This is an optimization exercise on Yosys and OpenROAD, whose aim is small area, not a production implementation. The RTL was checked by simulation tests, not by an equivalence proof against the original design. The series may have gaps, and a smaller design here may also do less where the tests do not look.

[flow/run.sh]
#!/bin/bash
# synth_recipe.tcl (not shown) runs the flow's synth.tcl, then flattens the netlist and writes it again
# the make line also repeats each setting of config.mk as NAME=value (left out here)
make -C /OpenROAD-flow-scripts/flow DESIGN_CONFIG=/design/flow/config.mk WORK_HOME=/design/flow/orfs CLKGATE_MAP_FILE= SYNTH_SCRIPT=/design/flow/synth_recipe.tcl finish
[flow/config.mk]
export PLATFORM = sky130hd
export DESIGN_NAME = VendingMachine
export DESIGN_NICKNAME = VendingMachine
export VERILOG_FILES = /design/flow/design.v
export SDC_FILE = /design/flow/constraint.sdc
export NUM_CORES = 4
export LEC_CHECK = 0
export CAP_MARGIN = 20
export CORE_MARGIN = 2
export CORE_UTILIZATION = 40
export SLEW_MARGIN = 20
[flow/constraint.sdc]
create_clock -name core_clock -period 16.0 [get_ports {Clk}]
set_input_delay 3.2000 -clock core_clock [delete_from_list [all_inputs] [get_ports {Clk}]]
set_output_delay 3.2000 -clock core_clock [all_outputs]
set_load 0.01 [all_outputs]
[flow/design.v]
module SevenSegDecoder (
    input [3:0] digit,       
    output reg [6:0] segments  
);
    always @(*) begin
        case (digit)
            4'd0: segments = ~7'b0111111;  
            4'd1: segments = ~7'b0000110;  
            4'd2: segments = ~7'b1011011;  
            4'd3: segments = ~7'b1001111;  
            4'd4: segments = ~7'b1100110;  
            4'd5: segments = ~7'b1101101;  
            4'd6: segments = ~7'b1111101;  
            4'd7: segments = ~7'b0000111;  
            4'd8: segments = ~7'b1111111;  
            4'd9: segments = ~7'b1101111;  
            default: segments = ~7'b0000000;  
        endcase
    end
endmodule
module debounce #(
    parameter ClockFrequency = 50000000,  
    parameter DebounceTimeMs = 20         
) (
    input Clk,            
    input nRst,           
    input ButtonIn,       
    output reg ButtonOut  
);
    localparam CounterMax = (ClockFrequency / 1000) * DebounceTimeMs;
    reg [31:0] counter;
    reg stable_state;
    always @(posedge Clk or negedge nRst) begin
        if (!nRst) begin
            counter <= 0;
            stable_state <= 1'b1;  
            ButtonOut <= 1'b1;     
        end else begin
            if (ButtonIn == stable_state) begin
                if (counter < CounterMax) begin
                    counter <= counter + 1;
                end else begin
                    ButtonOut <= ButtonIn;  
                end
            end else begin
                counter <= 0;
                stable_state <= ButtonIn;
            end
        end
    end
endmodule
module edge_detector (
    input Clk,          
    input nRst,         
    input SignalIn,     
    output reg PulseOut  
);
    reg SignalIn_d;  
    always @(posedge Clk or negedge nRst) begin
        if (!nRst) begin
            SignalIn_d <= 1'b1;  
            PulseOut <= 1'b0;
        end else begin
            SignalIn_d <= SignalIn;
            PulseOut <= (~SignalIn) & SignalIn_d;  
        end
    end
endmodule
module VendingMachine #(
    parameter ClockFrequency = 1000  
) (
    input Clk,               
    input nRst,              
    input button1,   
    input button2,           
    input switch,     
    output reg led1,  
    output reg led2,         
    output [6:0] seg1,  
    output [6:0] seg2,       
    output [6:0] seg3,       
    output [6:0] seg4        
);
    parameter COST = 100;              
    parameter CREDIT_INCREMENT = 5;    
    reg [31:0] Ticks_Internal;         
    reg [15:0] credits;                
    reg [31:0] led1_timer;             
    reg [31:0] led2_timer;             
    wire [3:0] thousands, hundreds, tens, ones;
    wire debounced_button1, debounced_button2;
    wire button1_pressed, button2_pressed;
    debounce #(
        .ClockFrequency(ClockFrequency),
        .DebounceTimeMs(20)
    ) debounce_button1 (
        .Clk(Clk),
        .nRst(nRst),
        .ButtonIn(button1),
        .ButtonOut(debounced_button1)
    );
    debounce #(
        .ClockFrequency(ClockFrequency),
        .DebounceTimeMs(20)
    ) debounce_button2 (
        .Clk(Clk),
        .nRst(nRst),
        .ButtonIn(button2),
        .ButtonOut(debounced_button2)
    );
    edge_detector edge_detector_button1 (
        .Clk(Clk),
        .nRst(nRst),
        .SignalIn(debounced_button1),
        .PulseOut(button1_pressed)
    );
    edge_detector edge_detector_button2 (
        .Clk(Clk),
        .nRst(nRst),
        .SignalIn(debounced_button2),
        .PulseOut(button2_pressed)
    );
    SevenSegDecoder seven_seg1 (
        .digit(ones),
        .segments(seg1)
    );
    SevenSegDecoder seven_seg2 (
        .digit(tens),
        .segments(seg2)
    );
    SevenSegDecoder seven_seg3 (
        .digit(hundreds),
        .segments(seg3)
    );
    SevenSegDecoder seven_seg4 (
        .digit(thousands),
        .segments(seg4)
    );
    assign thousands = (credits >= 1000) ? (credits / 1000) % 10 : 0;
    assign hundreds  = (credits >= 100)  ? (credits / 100) % 10  : 0;
    assign tens      = (credits >= 10)   ? (credits / 10) % 10   : 0;
    assign ones      = credits % 10;
    always @(posedge Clk or negedge nRst) begin
        if (!nRst) begin
            Ticks_Internal <= 0;
            credits <= 16'd0; 
            led1 <= 0;
            led2 <= 0;
            led1_timer <= 0;
            led2_timer <= 0;
        end else begin
            if (credits > 9999) 
                credits <= 9999;
            if (Ticks_Internal == ClockFrequency - 1) begin
                Ticks_Internal <= 0;
                if (led1_timer > 0) 
                    led1_timer <= led1_timer - 1;
                if (led2_timer > 0) 
                    led2_timer <= led2_timer - 1;
                if (led1_timer == 1) 
                    led1 <= 0;
                if (led2_timer == 1) 
                    led2 <= 0;
                if (switch)
                    credits <= credits + CREDIT_INCREMENT;
            end else begin
                Ticks_Internal <= Ticks_Internal + 1;
            end
            if (button1_pressed) begin
                if (credits >= COST) begin
                    credits <= credits - COST;
                    led1 <= 1;
                    led1_timer <= led1_timer + 1;  
                end
            end
            if (button2_pressed) begin
                if (credits >= COST) begin
                    credits <= credits - COST;
                    led2 <= 1;
                    led2_timer <= led2_timer + 1;  
                end
            end
        end
    end
endmodule
Figure 1. Gate-type map (run 1).
(2 px per µm)
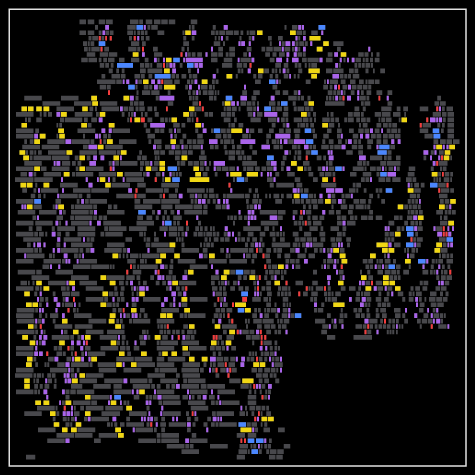
blue -> mux cells  # cells 47, where all over the die
purple -> nor cells  # cells 498, where all over the die
yellow -> xor and xnor cells  # cells 196, where all over the die
red -> inv cells  # cells 100, where all over the die
filler-free cell count of the finished design: 3,363
most frequent standard cell in the layout excluding fill and tap cells: sky130_fd_sc_hd__nor2_1
multi-input logic portion of the cell area: 0.6673

Figure 2. Path with the least slack (run 1).
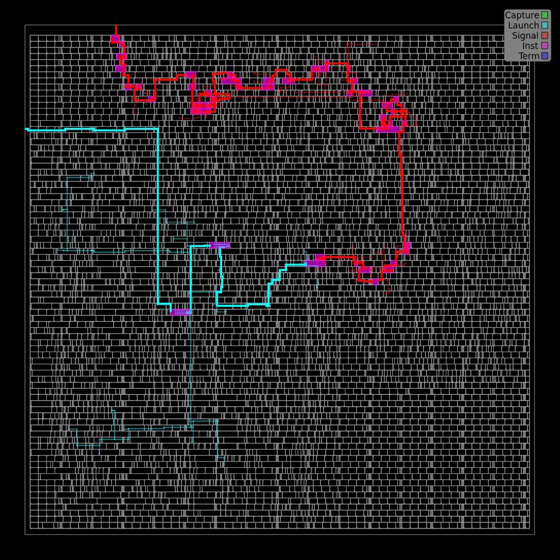
final design utilization: 0.4532
Worst Slack Setup Final: 0.7672 ns
Total Neg Setup Slack: 0 ns

==> impl_metrics.json, run 1 <==
{
  "status": "timing/DRC/antenna clean",
  "core_um2": 49150,
  "antenna_cells": 0,
  "grt.total_usage": 0.2237,
  "path_common_cell": "sky130_fd_sc_hd__ha_1",
  "antenna_found_initial": 1,
  "postSynthAreaPerCell_um2": 7.473,
  "yosys_register_bits": 186,
  "floorplan.die.width_um": 227.6,
  "place.gp.congestion": 0.9787,
  "most-common-layout-cells": "sky130_fd_sc_hd__nor2_1 (277), sky130_fd_sc_hd__nand2_1 (252), sky130_fd_sc_hd__dfrtp_1 (178), sky130_fd_sc_hd__a21oi_1 (163), sky130_fd_sc_hd__o21ai_0 (154)",
  "die_height_um": 227.6,
  "cp_max_fanout": 9,
  "finalSetupViolations": 0,
  "clk-insertion-delay-late_ns": 0.44,
  "relSlewSlack": 0.2929,
  "route.final.wire_length_um": 58660,
  "timing.critical_path.from_type": "flop",
  "grt_pass1_vias": 19230,
  "synthMostInstantiatedCell": "sky130_fd_sc_hd__nor2_1",
  "worst-endpoint-required_ns": 12.80,
  "grt.met2_usage": 0.3692,
  "post_synth_xor_area_fraction": 0.08619,
  "max-cap-violations": 0,
  "tritoncts.num_buffers": 17,
  "global_route.usage.met1": 0.3139,
  "min_delay_startpoint": "debounce_button2.ButtonOut",
  "grt_start_max_net_pins": 114,
  "placement_rows": 81,
  "stdcell_area_um2": 22270,
  "ys.flop_type": "sky130_fd_sc_hd__dfrtp_1",
  "drc_viols": 0,
  "grt_util_met3": 0.01877,
  "synth_largest_area_cell": "sky130_fd_sc_hd__dfrtp_1",
  "num_io_pins": 35,
  "synth_compound_gate_area_share": 0.2792,
  "synth.cell_area_um2": 20000,
  "holdPathStages": 0,
  "areaGrowthSynthToFinish_pct": 11.35,
  "dpl.hpwl_um": 43250,
  "finalCriticalPeriod_ns": 15.23,
  "cell_depth_of_the_worst_flop_to_flop_path": 16,
  "detail_route.wirelength.met1_um": 27230,
  "maxUsedRoutingLayer": "met5",
  "vias_per_cell": 6.130,
  "synth.top_cells.by_count": "sky130_fd_sc_hd__nor2_1 (280), sky130_fd_sc_hd__nand2_1 (253), sky130_fd_sc_hd__dfrtp_1 (180), sky130_fd_sc_hd__a21oi_1 (166), sky130_fd_sc_hd__o21ai_0 (155)",
  "synth_enable_flop_cells": 0,
  "cts_root_buf": "sky130_fd_sc_hd__clkbuf_16",
  "place_inst": 3309,
  "total_gr_overflow": 0,
  "syn_warnings": 4,
  "cts.hold.buffers_added": 0,
  "tritoncts_clock_tree": "done",
  "tritoncts_num_sinks": 186,
  "hold_violations": 0,
  "netlist-cell-type-count": 121,
  "met2RoutedLength_um": 27520,
  "grt_first_pass_wirelength_um": 96740,
  "floorplan.die_area_um2": 51820,
  "syn-instance-count": 2677,
  "initialDrtViolationCount": 2112
}
Figure 3. Where the registers sit (run 1).
(1.5 px per µm) Other sequential cells in the stronger grey, the rest of the logic in the fainter grey.
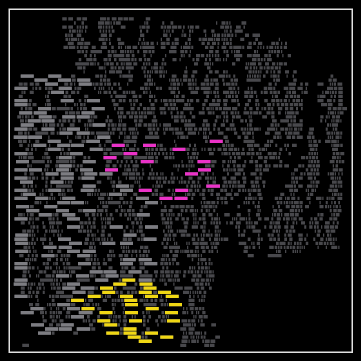
yellow -> debounce_button2.counter  # placed flops 32
magenta -> credits  # placed flops 16, where centre
not coloured = 138
flip-flop and latch share of the layout cell area: 0.2094
area occupied by registers: 4664 µm²

-- run 1: cell type report --
type | instances | area, µm²
inverter | 100 | 381.6
clock inverter | 15 | 173.9
multi-input combinational | 2269 | 14860
sequential | 186 | 4664
tap | 664 | 830.8
fill | 4907 | 26880
clock buffer | 17 | 425.4
timing repair buffer | 112 | 933.4
-- run 1: critical path, delay by kind of cell, from the launching register on --
kind / cells / cell delay (ns)
AO/OA/AOI/OAI: 19 / 4.81
AND/OR/NAND/NOR: 15 / 3.60
adder cells (fa/ha/maj): 4 / 1.22
buffers and inverters: 6 / 1.09
XOR/XNOR: 2 / 0.44
flip-flops: 1 / 0.41
-- run 1: sequential cells by signal, summed over array words and instances, names as in the netlist --
name	flops
Ticks_Internal	32
debounce_button1.ButtonOut	1
edge_detector_button2.PulseOut	1
debounce_button1.counter	32
led1_timer	32
led2	1
edge_detector_button1.PulseOut	1
debounce_button1.stable_state	1
edge_detector_button1.SignalIn_d	1
debounce_button2.counter	32
debounce_button2.ButtonOut	1
credits	16
led2_timer	32
debounce_button2.stable_state	1
edge_detector_button2.SignalIn_d	1
led1	1
==> inputs of run 2 (changes only) <==
==> flow/design.v (replaced) <==
module SevenSegDecoder (
    input [3:0] digit,
    output reg [6:0] segments
);
    always @(*) begin
        case (digit)
            4'd0: segments = ~7'b0111111;
            4'd1: segments = ~7'b0000110;
            4'd2: segments = ~7'b1011011;
            4'd3: segments = ~7'b1001111;
            4'd4: segments = ~7'b1100110;
            4'd5: segments = ~7'b1101101;
            4'd6: segments = ~7'b1111101;
            4'd7: segments = ~7'b0000111;
            4'd8: segments = ~7'b1111111;
            4'd9: segments = ~7'b1101111;
            default: segments = 7'bxxxxxxx;
        endcase
    end
endmodule
module debounce (
    input Clk,
    input nRst,
    input ButtonIn,
    output PulseOut
);
    reg [4:0] counter;
    reg stable_state;
    reg ButtonOut;
    wire changed = (ButtonIn != stable_state);
    wire done    = counter[4] & counter[2];    
    always @(posedge Clk) begin
        if (changed)
            counter <= 5'd0;
        else if (!done)
            counter <= counter + 5'd1;
    end
    always @(posedge Clk or negedge nRst) begin
        if (!nRst) begin
            stable_state <= 1'b1;
            ButtonOut <= 1'b1;
        end else begin
            stable_state <= ButtonIn;
            if (!changed & done)
                ButtonOut <= ButtonIn;
        end
    end
    edge_detector edge_detector (
        .Clk(Clk), .nRst(nRst), .SignalIn(ButtonOut), .PulseOut(PulseOut)
    );
endmodule
module edge_detector (
    input Clk,
    input nRst,
    input SignalIn,
    output reg PulseOut
);
    reg SignalIn_d;
    always @(posedge Clk)
        SignalIn_d <= SignalIn;
    always @(posedge Clk or negedge nRst) begin
        if (!nRst)
            PulseOut <= 1'b0;
        else
            PulseOut <= (~SignalIn) & SignalIn_d;
    end
endmodule
module VendingMachine #(
    parameter ClockFrequency = 1000
) (
    input Clk,
    input nRst,
    input button1,
    input button2,
    input switch,
    output led1,
    output led2,
    output [6:0] seg1,
    output [6:0] seg2,
    output [6:0] seg3,
    output [6:0] seg4
);
    reg  [9:0] lfsr;
    wire       tick = (lfsr[8:0] == 9'h038);
    always @(posedge Clk or negedge nRst) begin
        if (!nRst)
            lfsr <= 10'h070;
        else
            lfsr <= {lfsr[8:0], lfsr[9] ^ lfsr[6] ^ tick};
    end
    wire button1_pressed, button2_pressed;
    debounce debounce_button1 (
        .Clk(Clk), .nRst(nRst), .ButtonIn(button1), .PulseOut(button1_pressed)
    );
    debounce debounce_button2 (
        .Clk(Clk), .nRst(nRst), .ButtonIn(button2), .PulseOut(button2_pressed)
    );
    reg       off4, half;
    reg [3:0] tens, hund, thou;
    reg       tenk;
    wire ge100    = (hund != 4'd0) | (thou != 4'd0) | tenk;
    wire buy      = (button1_pressed | button2_pressed) & ge100;
    wire coin     = tick & switch;
    wire       t9 = (tens == 4'd9);
    wire       h9 = (hund == 4'd9);
    wire       k9 = (thou == 4'd9);
    wire       h0 = (hund == 4'd0);
    wire       k0 = (thou == 4'd0);
    always @(posedge Clk or negedge nRst) begin
        if (!nRst) begin
            off4 <= 1'b0;
            half <= 1'b0;
            tens <= 4'd0;
            hund <= 4'd0;
            thou <= 4'd0;
            tenk <= 1'b0;
        end else if (buy) begin
            hund <= h0 ? 4'd9 : hund - 4'd1;
            if (h0) begin
                thou <= k0 ? 4'd9 : thou - 4'd1;
                if (k0)
                    tenk <= 1'b0;
            end
        end else if (coin) begin
            half <= ~half;
            if (half) begin
                tens <= t9 ? 4'd0 : tens + 4'd1;
                if (t9) begin
                    hund <= h9 ? 4'd0 : hund + 4'd1;
                    if (h9) begin
                        thou <= k9 ? 4'd0 : thou + 4'd1;
                        if (k9)
                            tenk <= 1'b1;
                    end
                end
            end
        end else if (tenk) begin
            off4 <= 1'b1;
            half <= 1'b1;
            tens <= 4'd9;
            hund <= 4'd9;
            thou <= 4'd9;
            tenk <= 1'b0;
        end
    end
    reg [6:0] led1_timer, led2_timer;
    wire buy1 = button1_pressed & ge100;
    wire buy2 = button2_pressed & ge100;
    always @(posedge Clk or negedge nRst) begin
        if (!nRst) begin
            led1_timer <= 7'd0;
            led2_timer <= 7'd0;
        end else begin
            if (buy1)
                led1_timer <= led1_timer + 7'd1;
            else if (tick & led1)
                led1_timer <= led1_timer - 7'd1;
            if (buy2)
                led2_timer <= led2_timer + 7'd1;
            else if (tick & led2)
                led2_timer <= led2_timer - 7'd1;
        end
    end
    assign led1 = (led1_timer != 7'd0);
    assign led2 = (led2_timer != 7'd0);
    assign seg1 = {~(off4 | half), 1'b0, off4 | half, off4 & ~half,
                   1'b0, ~off4 & half, off4 & ~half};
    SevenSegDecoder seven_seg2 (.digit(tens), .segments(seg2));
    SevenSegDecoder seven_seg3 (.digit(hund), .segments(seg3));
    SevenSegDecoder seven_seg4 (.digit(thou), .segments(seg4));
endmodule
Figure 4. Path with the least slack (run 2).
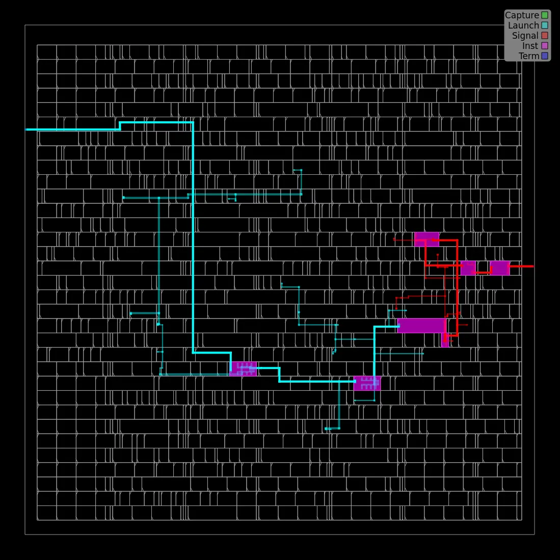
filler-free cell count of the finished design: 515
Worst Slack Setup Final: 10.71 ns

Figure 5. Top view of the die (run 2).
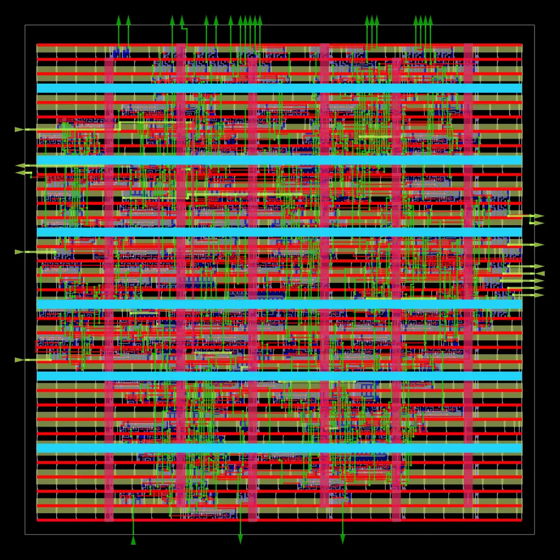
width of the die: 96.26 µm
final design utilization: 0.4928
I/O Pins: 35
Cell Rows: 33

Figure 6. Where the registers sit (run 2).
(4 px per µm) Other sequential cells in the stronger grey, the rest of the logic in the fainter grey.
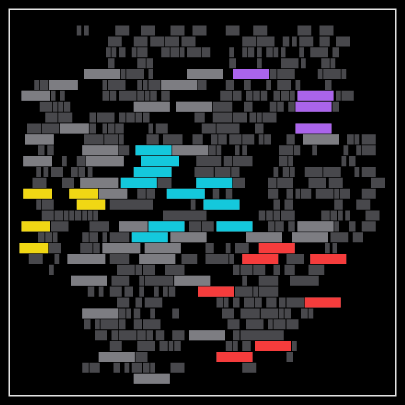
purple -> thou  # placed flops 4, where upper right
red -> led2_timer  # placed flops 7
cyan -> lfsr  # placed flops 10, where centre
yellow -> debounce_button2.counter  # placed flops 5, where middle left
flip-flop and latch share of the layout cell area: 0.3396
area occupied by registers: 1375 µm²

==> run 2 against run 1 <==
Compared with the run above: setup slack improved by 9.9 ns; register-to-register slack improved by 1.8 ns; clock-buffer cell count decreased by 5; first-iteration DRC count decreased by 98%; cell area decreased by 82%.
==> impl_metrics.json, run 2 <==
{
  "cell_depth_of_the_worst_flop_to_flop_path": 12,
  "core_um2": 8217,
  "timing.critical_path.from_type": "flop",
  "place.gp.congestion": 0.8035,
  "worst_clock_skew_ns": 0.005706,
  "areaGrowthSynthToFinish_pct": 18.93,
  "r2r-end": "led2_timer[5]",
  "dpl.hpwl_um": 4649,
  "largestRegisters": "lfsr: 10 flops, led1_timer: 7 flops, led2_timer: 7 flops",
  "yosys_register_bits": 57,
  "async_flop_share": 0.7895,
  "finalCriticalPeriod_ns": 5.289,
  "syn-instance-count": 371,
  "detail_route.wl_per_cell_um": 12.75,
  "critical_path_arrival_ns": 2.09,
  "worstPathBufferInverterCount": 2,
  "fillers": 757,
  "dpl-instance-area_um2": 3795,
  "cp-endpoint": "seg3[3]",
  "nFlopsAndLatches": 57,
  "relSlewSlack": 0.6272,
  "detail_route.first_pass.iterations": 4,
  "grt.total_usage": 0.1564,
  "clk_transition_reported_paths_ns": 0.06,
  "area_taken_by_multi_input_logic_gates_um2": 1891,
  "cts.htree.levels": 3,
  "grt_first_pass_wirelength_um": 11390,
  "r2r_setup_slack_ns": 12.73,
  "grt_util_met3": 0.04150,
  "post-place-ws_ns": 10.98,
  "clock_buffer_count": 12,
  "final.hold.worst_slack_ns": 0.3654,
  "max-cap-violations": 0,
  "worst_path_max_delay_cell": "sky130_fd_sc_hd__clkdlybuf4s50_1",
  "number_of_vias_after_detailed_routing": 2619,
  "ys.flop_type": "sky130_fd_sc_hd__dfrtp_1",
  "largest_register": "lfsr",
  "biggestCellCategory": "multi-input combinational cells",
  "worstReg2RegStart": "thou[0]",
  "cts_buffer_depth": 2,
  "clock_cell_area_share": 0.06273,
  "grt.met2_usage": 0.2442,
  "non_clock_buffer_contribution_to_total_cell_area": 0.07973,
  "cts_root_buf": "sky130_fd_sc_hd__clkbuf_8",
  "detail_route.wirelength.met1_um": 3313,
  "cts.hold.buffers_added": 0,
  "worstMarginPinSlew_ns": 0.5593,
  "grt_start_max_net_pins": 46,
  "largest_reg_flops": 10,
  "drc_viols": 0,
  "synth_largest_area_cell": "sky130_fd_sc_hd__dfrtp_1",
  "timing.critical_path.slowest_cell_delay_ns": 0.57,
  "layout.comb_gates.multi_input": 284,
  "synthDominantCellAreaShare": 0.2793,
  "syn_warnings": 4,
  "tritoncts.num_buffers": 9,
  "total_gr_overflow": 0,
  "start_util": 0.4143,
  "synth_enable_flop_cells": 0,
  "synth.cell_area_um2": 3405,
  "critPathCaptureType": "output pin",
  "worst_setup_path_startpoint": "hund[0]",
  "met3_length_um": 195,
  "grt_pass1_vias": 2482,
  "top_usage_layer": "met2",
  "worstHoldPathType": "reg -> reg",
  "antenna_cells": 0,
  "floorplan.die_area_um2": 9265,
  "status": "timing/DRC/antenna clean",
  "synthTopCellsByArea": "sky130_fd_sc_hd__dfrtp_1 (28%), sky130_fd_sc_hd__ha_1 (9.9%), sky130_fd_sc_hd__dfxtp_1 (7.1%)",
  "initialDrtViolationCount": 51,
  "postSynthAreaPerCell_um2": 9.177,
  "slew_viol_final": 0,
  "timing.setup.tns_ns": 0,
  "fmaxAchievable_mhz": 189.1,
  "share_of_cells_above_drive_strength_1": 0.1049,
  "timing.critical_path.cells": "inv_1 -> ha_1 -> a211oi_1 -> clkdlybuf4s50_1",
  "multi_input_area_share": 0.4669,
  "met2RoutedLength_um": 2979,
  "global_route.usage.met1": 0.2094,
  "logic_depth_of_the_worst_path_buffers_included": 4,
  "well_tap_count": 105,
  "netlist-cell-type-count": 59,
  "portBuffers": 32,
  "n_all_buffers": 33,
  "cp_top_family": "buffers and inverters",
  "synth.top_cells.by_count": "sky130_fd_sc_hd__dfrtp_1 (38), sky130_fd_sc_hd__nor2_1 (38), sky130_fd_sc_hd__a21oi_1 (36), sky130_fd_sc_hd__nand2_1 (32), sky130_fd_sc_hd__o21ai_0 (28)",
  "tritoncts_num_sinks": 57,
  "finalSetupViolations": 0,
  "synth-seq-area-share": 0.4039,
  "stdcell_area_um2": 4049,
  "cp_max_fanout": 7,
  "cts_setup_buffers": 0,
  "worst-endpoint-required_ns": 12.80,
  "clk-insertion-delay-late_ns": 0.33,
  "post_cts_resized": 0,
  "maxUsedRoutingLayer": "met4",
  "final.signal_inverter_count": 20,
  "place_inst": 499,
  "route.antenna.remaining_nets": 0,
  "route.final.wire_length_um": 6564,
  "path_class": "reg -> out",
  "vias_per_cell": 5.085,
  "antenna_found_initial": 0,
  "most-common-layout-cells": "sky130_fd_sc_hd__nor2_1 (38), sky130_fd_sc_hd__dfrtp_1 (38), sky130_fd_sc_hd__a21oi_1 (36), sky130_fd_sc_hd__nand2_1 (32), sky130_fd_sc_hd__clkdlybuf4s50_1 (31)",
  "hold_violations": 0,
  "tritoncts_clock_tree": "done",
  "period_share": 0.3306,
  "rsz0062_at_grt": "no",
  "nets": 439
}
run 2: cell types whose count changed in the layout (fill, tap and decap cells not counted), moves of 98 or more:
| cell | delta |
|---|---|
| sky130_fd_sc_hd__nand2_1 | -220 |
| sky130_fd_sc_hd__a21oi_1 | -127 |
| sky130_fd_sc_hd__nor2_1 | -239 |
| sky130_fd_sc_hd__nand3_1 | -108 |
| sky130_fd_sc_hd__dfrtp_1 | -140 |
| sky130_fd_sc_hd__o21ai_0 | -126 |
| sky130_fd_sc_hd__nor3_1 | -98 |
| sky130_fd_sc_hd__xnor2_1 | -122 |
run 2: cell families after synthesis:
logic type | synth area share
and+or+nand+nor | 0.2029
AOI/OAI and AO/OA | 0.1702
DFF | 0.4039
buffers and inverters | 0.04189
adders and majority gates | 0.1110
xor gates and xnor gates | 0.05403
muxes | 0.01507
other | 0.001101
run 2: worst min path at each step:
stage | end | cells past startpoint | startpoint
2_1_floorplan | lfsr[8] | 0 | lfsr[7]
3_3_place_gp | lfsr[6] | 0 | lfsr[5]
3_5_place_dp | lfsr[5] | 0 | lfsr[4]
6_report | lfsr[6] | 0 | lfsr[5]
5_1_grt | lfsr[6] | 0 | lfsr[5]
4_1_cts | lfsr[6] | 0 | lfsr[5]
==> inputs of run 3 (changes only) <==
==> flow/flow/run.sh (new file) <==
#!/bin/bash
# Layout flow: the standard synthesis, an area-oriented re-mapping of the
# combinational logic (registers untouched), then the standard layout
# with small port buffers and a small clock tree.
set -euo pipefail
HERE=$(pwd)
R=$HERE/orfs/results/$FLOW_PLATFORM/VendingMachine/base
LIB=$FLOW_HOME/platforms/$FLOW_PLATFORM/lib/sky130_fd_sc_hd__tt_025C_1v80.lib

# 1. standard synthesis
bash standard.sh synth > synth.log 2>&1

# 2. re-map the combinational logic for area; flip-flops keep their names and cells
cp $R/1_2_yosys.v $HERE/std_synth.v
DU=""
for c in $(cat $HERE/flow/dont_use.txt); do DU="$DU -dont_use $c"; done
sed -e "s#@LIB@#$LIB#g" -e "s#@IN@#$HERE/std_synth.v#g" -e "s#@OUT@#$HERE/resyn.v#g" \
    -e "s#@DU@#$DU#g" -e "s#@ABC@#$HERE/flow/area.abc#g" $HERE/flow/resyn.ys > $HERE/resyn_run.ys
yosys -l $HERE/resyn.log -q $HERE/resyn_run.ys > /dev/null 2>&1 || true
touch $HERE/resyn.v
# prove the re-mapped netlist equivalent to the standard one; keep the standard one otherwise
sed 's/^module VendingMachine(/module gold(/' $HERE/std_synth.v > $HERE/eq_gold.v
sed 's/^module VendingMachine(/module gate(/' $HERE/resyn.v > $HERE/eq_gate.v
sed -e "s#@LIB@#$LIB#g" -e "s#@GOLD@#$HERE/eq_gold.v#g" -e "s#@GATE@#$HERE/eq_gate.v#g" $HERE/flow/eq.ys > $HERE/eq_run.ys
if yosys -l $HERE/eq.log -q $HERE/eq_run.ys > /dev/null 2>&1; then
  echo "re-mapped netlist proven equivalent; using it" > $HERE/resyn_status.log
  cp $HERE/resyn.v $R/1_2_yosys.v
  touch $R/1_2_yosys.v
else
  echo "equivalence not proven; keeping the standard netlist" > $HERE/resyn_status.log
fi

# 3. standard layout from the re-mapped netlist
bash standard.sh \
  BUFFER_PORTS_ARGS="-buffer_cell sky130_fd_sc_hd__buf_1" \
  CTS_ARGS="-sink_clustering_enable -sink_clustering_size 64 -sink_clustering_max_diameter 400 -buf_list sky130_fd_sc_hd__clkbuf_8 -root_buf sky130_fd_sc_hd__clkbuf_8 -dont_use_dummy_load -repair_clock_nets" \
  finish > layout.log 2>&1
==> flow/flow/area.abc (new file) <==
strash
&get -n
&deepsyn -T 30
&put
dch -f
amap
==> flow/flow/dont_use.txt (new file) <==
sky130_fd_sc_hd__lpflow_bleeder_1
sky130_fd_sc_hd__lpflow_clkbufkapwr_1
sky130_fd_sc_hd__lpflow_clkbufkapwr_16
sky130_fd_sc_hd__lpflow_clkbufkapwr_2
sky130_fd_sc_hd__lpflow_clkbufkapwr_4
sky130_fd_sc_hd__lpflow_clkbufkapwr_8
sky130_fd_sc_hd__lpflow_clkinvkapwr_1
sky130_fd_sc_hd__lpflow_clkinvkapwr_16
sky130_fd_sc_hd__lpflow_clkinvkapwr_2
sky130_fd_sc_hd__lpflow_clkinvkapwr_4
sky130_fd_sc_hd__lpflow_clkinvkapwr_8
sky130_fd_sc_hd__lpflow_decapkapwr_12
sky130_fd_sc_hd__lpflow_decapkapwr_3
sky130_fd_sc_hd__lpflow_decapkapwr_4
sky130_fd_sc_hd__lpflow_decapkapwr_6
sky130_fd_sc_hd__lpflow_decapkapwr_8
sky130_fd_sc_hd__lpflow_inputiso0n_1
sky130_fd_sc_hd__lpflow_inputiso0p_1
sky130_fd_sc_hd__lpflow_inputiso1n_1
sky130_fd_sc_hd__lpflow_inputiso1p_1
sky130_fd_sc_hd__lpflow_inputisolatch_1
sky130_fd_sc_hd__lpflow_isobufsrc_1
sky130_fd_sc_hd__lpflow_isobufsrc_16
sky130_fd_sc_hd__lpflow_isobufsrc_2
sky130_fd_sc_hd__lpflow_isobufsrc_4
sky130_fd_sc_hd__lpflow_isobufsrc_8
sky130_fd_sc_hd__lpflow_isobufsrckapwr_16
sky130_fd_sc_hd__lpflow_lsbuf_lh_hl_isowell_tap_1
sky130_fd_sc_hd__lpflow_lsbuf_lh_hl_isowell_tap_2
sky130_fd_sc_hd__lpflow_lsbuf_lh_hl_isowell_tap_4
sky130_fd_sc_hd__lpflow_lsbuf_lh_isowell_4
sky130_fd_sc_hd__lpflow_lsbuf_lh_isowell_tap_1
sky130_fd_sc_hd__lpflow_lsbuf_lh_isowell_tap_2
sky130_fd_sc_hd__lpflow_lsbuf_lh_isowell_tap_4
sky130_fd_sc_hd__probe_p_8
sky130_fd_sc_hd__probec_p_8
==> flow/flow/eq.ys (new file) <==
read_liberty -ignore_miss_func @LIB@
read_verilog @GOLD@ @GATE@
flatten gold gate
delete t:$scopeinfo
rename -hide w:_*
async2sync
equiv_make gold gate eq
hierarchy -top eq
equiv_simple -seq 5
equiv_induct -seq 5
equiv_status -assert
==> flow/flow/resyn.ys (new file) <==
read_liberty -ignore_miss_func @LIB@
blackbox sky130_fd_sc_hd__df*
read_verilog @IN@
hierarchy -check -top VendingMachine
flatten
delete t:$scopeinfo
rename -hide w:_*_.*
opt -full
abc -liberty @LIB@ @DU@ -script @ABC@
read_liberty -lib -overwrite -ignore_miss_func @LIB@
opt_clean -purge
hilomap -singleton -hicell sky130_fd_sc_hd__conb_1 HI -locell sky130_fd_sc_hd__conb_1 LO
insbuf -buf sky130_fd_sc_hd__buf_1 A X
splitnets
opt_clean -purge
stat -liberty @LIB@
check -assert -mapped
write_verilog -noattr -nohex -nodec @OUT@
==> flow/standard.sh (new file) <==
#!/bin/bash
# synth_recipe.tcl (not shown) runs the flow's synth.tcl, then flattens the netlist and writes it again
# the make line also repeats each setting of config.mk as NAME=value (left out here)
make -C /OpenROAD-flow-scripts/flow DESIGN_CONFIG=/design/flow/config.mk WORK_HOME=/design/flow/orfs CLKGATE_MAP_FILE= SYNTH_SCRIPT=/design/flow/synth_recipe.tcl "${@:-finish}"
removed: flow/run.sh
Figure 7. Top view of the die (run 3).
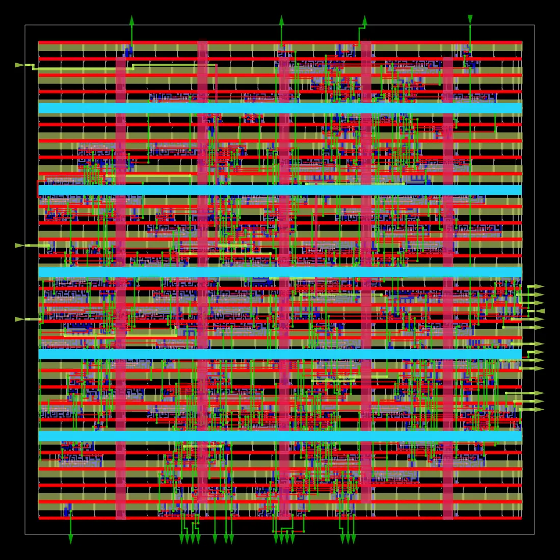
final design utilization: 0.4647
width of the die: 84.51 µm
final instance area: 2934 µm²
overall die height: 84.51 µm
area of the die: 7141 µm²

Figure 8. Placement density heat map (run 3).
(4 px per µm) The die is cut into 8 by 8 equal tiles; white is low, dark blue is high, 0 to 100% covered.
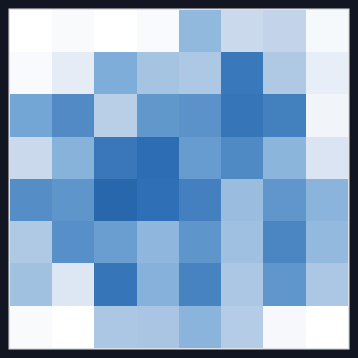
emptiest ninth of the die = upper left
mean over tiles = 40%
densest ninth of the die = centre
Core Footprint: 6314 µm²
initial standard-cell utilization of the core: 0.4106

Figure 9. Where the registers sit (run 3).
(4 px per µm) Other sequential cells in the stronger grey, the rest of the logic in the fainter grey.
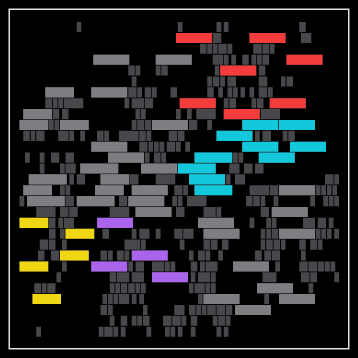
yellow -> debounce_button2.counter  # placed flops 5, where lower left
cyan -> lfsr  # placed flops 10
purple -> thou  # placed flops 4
red -> led2_timer  # placed flops 7
not coloured = 31
flip-flop and latch share of the layout cell area: 0.4687

==> run 3 against run 2 <==
Compared with the run above: area after synthesis decreased by 24%; non-clock buffer count unchanged; clock-buffer cell count decreased by 3; still clean.
==> impl_metrics.json, run 3 <==
{
  "grt.met2_usage": 0.2305,
  "place.gp.congestion": 0.8527,
  "critical_path_arrival_ns": 1.76,
  "detail_route.wl_per_cell_um": 10.71,
  "fmaxAchievable_mhz": 201.5,
  "placement_rows": 29,
  "route.antenna.remaining_nets": 0,
  "synth.cell_area_um2": 2592,
  "cp_top_family": "simple AND/OR/NAND/NOR gates",
  "rsz0062_at_grt": "no",
  "post_cts_resized": 0,
  "cts.htree.levels": 3,
  "dpl.hpwl_um": 3399,
  "r2r_setup_slack_ns": 12.36,
  "initialDrtViolationCount": 109,
  "postSynthAreaPerCell_um2": 8.445,
  "grt_util_met3": 0.05310,
  "most-common-layout-cells": "sky130_fd_sc_hd__clkinv_1 (50), sky130_fd_sc_hd__nor2_1 (50), sky130_fd_sc_hd__dfrtp_1 (38), sky130_fd_sc_hd__buf_1 (31), sky130_fd_sc_hd__o21ai_0 (23)",
  "hold_violations": 0,
  "cp-endpoint": "seg2[0]",
  "nets": 354,
  "total_gr_overflow": 0,
  "share_of_cells_above_drive_strength_1": 0.05187,
  "detail_route.first_pass.iterations": 4,
  "holdPathStages": 0,
  "logic_depth_of_the_worst_path_buffers_included": 6,
  "worstPathBufferInverterCount": 1,
  "grt_pass1_vias": 1915,
  "relSlewSlack": 0.5307,
  "detail_route.wirelength.met1_um": 2165,
  "cp_max_fanout": 6,
  "worst_setup_path_startpoint": "tens[0]",
  "grt_first_pass_wirelength_um": 8293,
  "antenna_cells": 0,
  "final.setup.worst_slack_ns": 11.04,
  "maxUsedRoutingLayer": "met4",
  "worst_clock_skew_ns": 0.01507,
  "timing.critical_path.slowest_cell_delay_ns": 0.44,
  "global_route.usage.met1": 0.1785,
  "tritoncts.num_buffers": 9,
  "largestRegisters": "lfsr: 10 flops, led1_timer: 7 flops, led2_timer: 7 flops",
  "drc_viols": 0,
  "tritoncts_num_sinks": 57,
  "timing.setup.tns_ns": 0,
  "max-cap-violations": 0,
  "num_io_pins": 35,
  "r2r-end": "thou[2]",
  "finalSetupViolations": 0,
  "post-place-ws_ns": 10.84,
  "grt_start_max_net_pins": 46,
  "number_of_vias_after_detailed_routing": 2114,
  "min_delay_worst_endpoint": "lfsr[8]",
  "period_share": 0.3101,
  "status": "timing/DRC/antenna clean",
  "cts_buffer_depth": 2,
  "largest_reg_flops": 10,
  "worst_path_max_delay_cell": "sky130_fd_sc_hd__dfrtp_1",
  "met3_length_um": 183,
  "tritoncts_clock_tree": "done",
  "grt.total_usage": 0.1438,
  "path_class": "reg -> out",
  "cts_root_buf": "sky130_fd_sc_hd__clkbuf_8",
  "met2RoutedLength_um": 2132,
  "place_inst": 415,
  "top_usage_layer": "met2",
  "dpl-instance-area_um2": 2810,
  "slew_viol_final": 0,
  "post_layout_nonfiller_instances": 424,
  "cell_depth_of_the_worst_flop_to_flop_path": 21,
  "worstReg2RegStart": "thou[0]",
  "finalCriticalPeriod_ns": 4.962,
  "route.final.wire_length_um": 4542,
  "cts.hold.buffers_added": 0,
  "portBuffers": 32,
  "syn-instance-count": 307,
  "fillers": 614,
  "syn_warnings": 4,
  "largest_register": "lfsr",
  "worstHoldPathType": "reg -> reg",
  "antenna_found_initial": 0,
  "clk-insertion-delay-late_ns": 0.32,
  "critPathCaptureType": "output pin",
  "cts_setup_buffers": 0,
  "vias_per_cell": 4.986,
  "areaGrowthSynthToFinish_pct": 13.18,
  "worst-endpoint-required_ns": 12.80,
  "min_delay_startpoint": "lfsr[7]",
  "clk_transition_reported_paths_ns": 0.06,
  "worstMarginPinSlew_ns": 0.6981,
  "timing.critical_path.cells": "nor2_1 -> a21oi_1 -> or3_1 -> o21ai_0 -> nor2b_1 -> buf_1",
  "timing.critical_path.from_type": "flop",
  "final.hold.worst_slack_ns": 0.3561
}
-- run 3: changes by cell type in the layout (fill, tap and decap cells not counted), moves of 7 or more --
| cell | change |
|---|---|
| sky130_fd_sc_hd__clkdlybuf4s50_1 | -31 |
| sky130_fd_sc_hd__xor2_1 | -12 |
| sky130_fd_sc_hd__ha_1 | -27 |
| sky130_fd_sc_hd__nor2_1 | +12 |
| sky130_fd_sc_hd__o22ai_1 | +7 |
| sky130_fd_sc_hd__inv_1 | -19 |
| sky130_fd_sc_hd__a21oi_1 | -16 |
| sky130_fd_sc_hd__nand2_1 | -10 |
| sky130_fd_sc_hd__xnor2_1 | -9 |
| sky130_fd_sc_hd__buf_1 | +31 |
| sky130_fd_sc_hd__clkinv_1 | +50 |
-- run 3: layout make-up --
cell class | instances | area (µm²) | share of cell area
flip-flops and latches | 57 | 1375 | 0.4687
multi-input cells | 198 | 1022 | 0.3484
inverters | 50 | 187.7 | 0.06397
repair buffers | 33 | 128.9 | 0.04392
clock buffers | 9 | 123.9 | 0.04222
well taps | 77 | 96.34 | 0.03284

-- afterwards: timing with drivers on the ports --
How much do the figures lean on ideal ports? The routed layouts below were timed once more, with nothing changed but the port constraints. Step 1 (the two cells are an assumption about what drives the block):
set clk [get_ports {Clk}]
set_driving_cell -lib_cell sky130_fd_sc_hd__clkbuf_16 $clk
set_driving_cell -lib_cell sky130_fd_sc_hd__buf_2 [delete_from_list [all_inputs] $clk]
Step 2 times the ports against the registers' clock, not the clock port: input delays grow and output delays shrink by t, the midpoint of the rising clock arrivals with the driver on. a / b / c = no drivers / after step 1 / after step 2; a / b = the first two.
run	t (ns)	slack for setup (ns)	worst setup path at the end
run 1	0.479	0.767 / 0.720 / 1.200	register to output
run 2	0.357	10.711 / 10.678 / 10.954	input to register
run 3	0.346	11.038 / 11.010 / 10.826	input to register
After both steps every run listed still meets setup and hold. The setup slack of run 3, which loses most, moves by -0.028 ns with the drivers and by -0.212 ns with both steps.
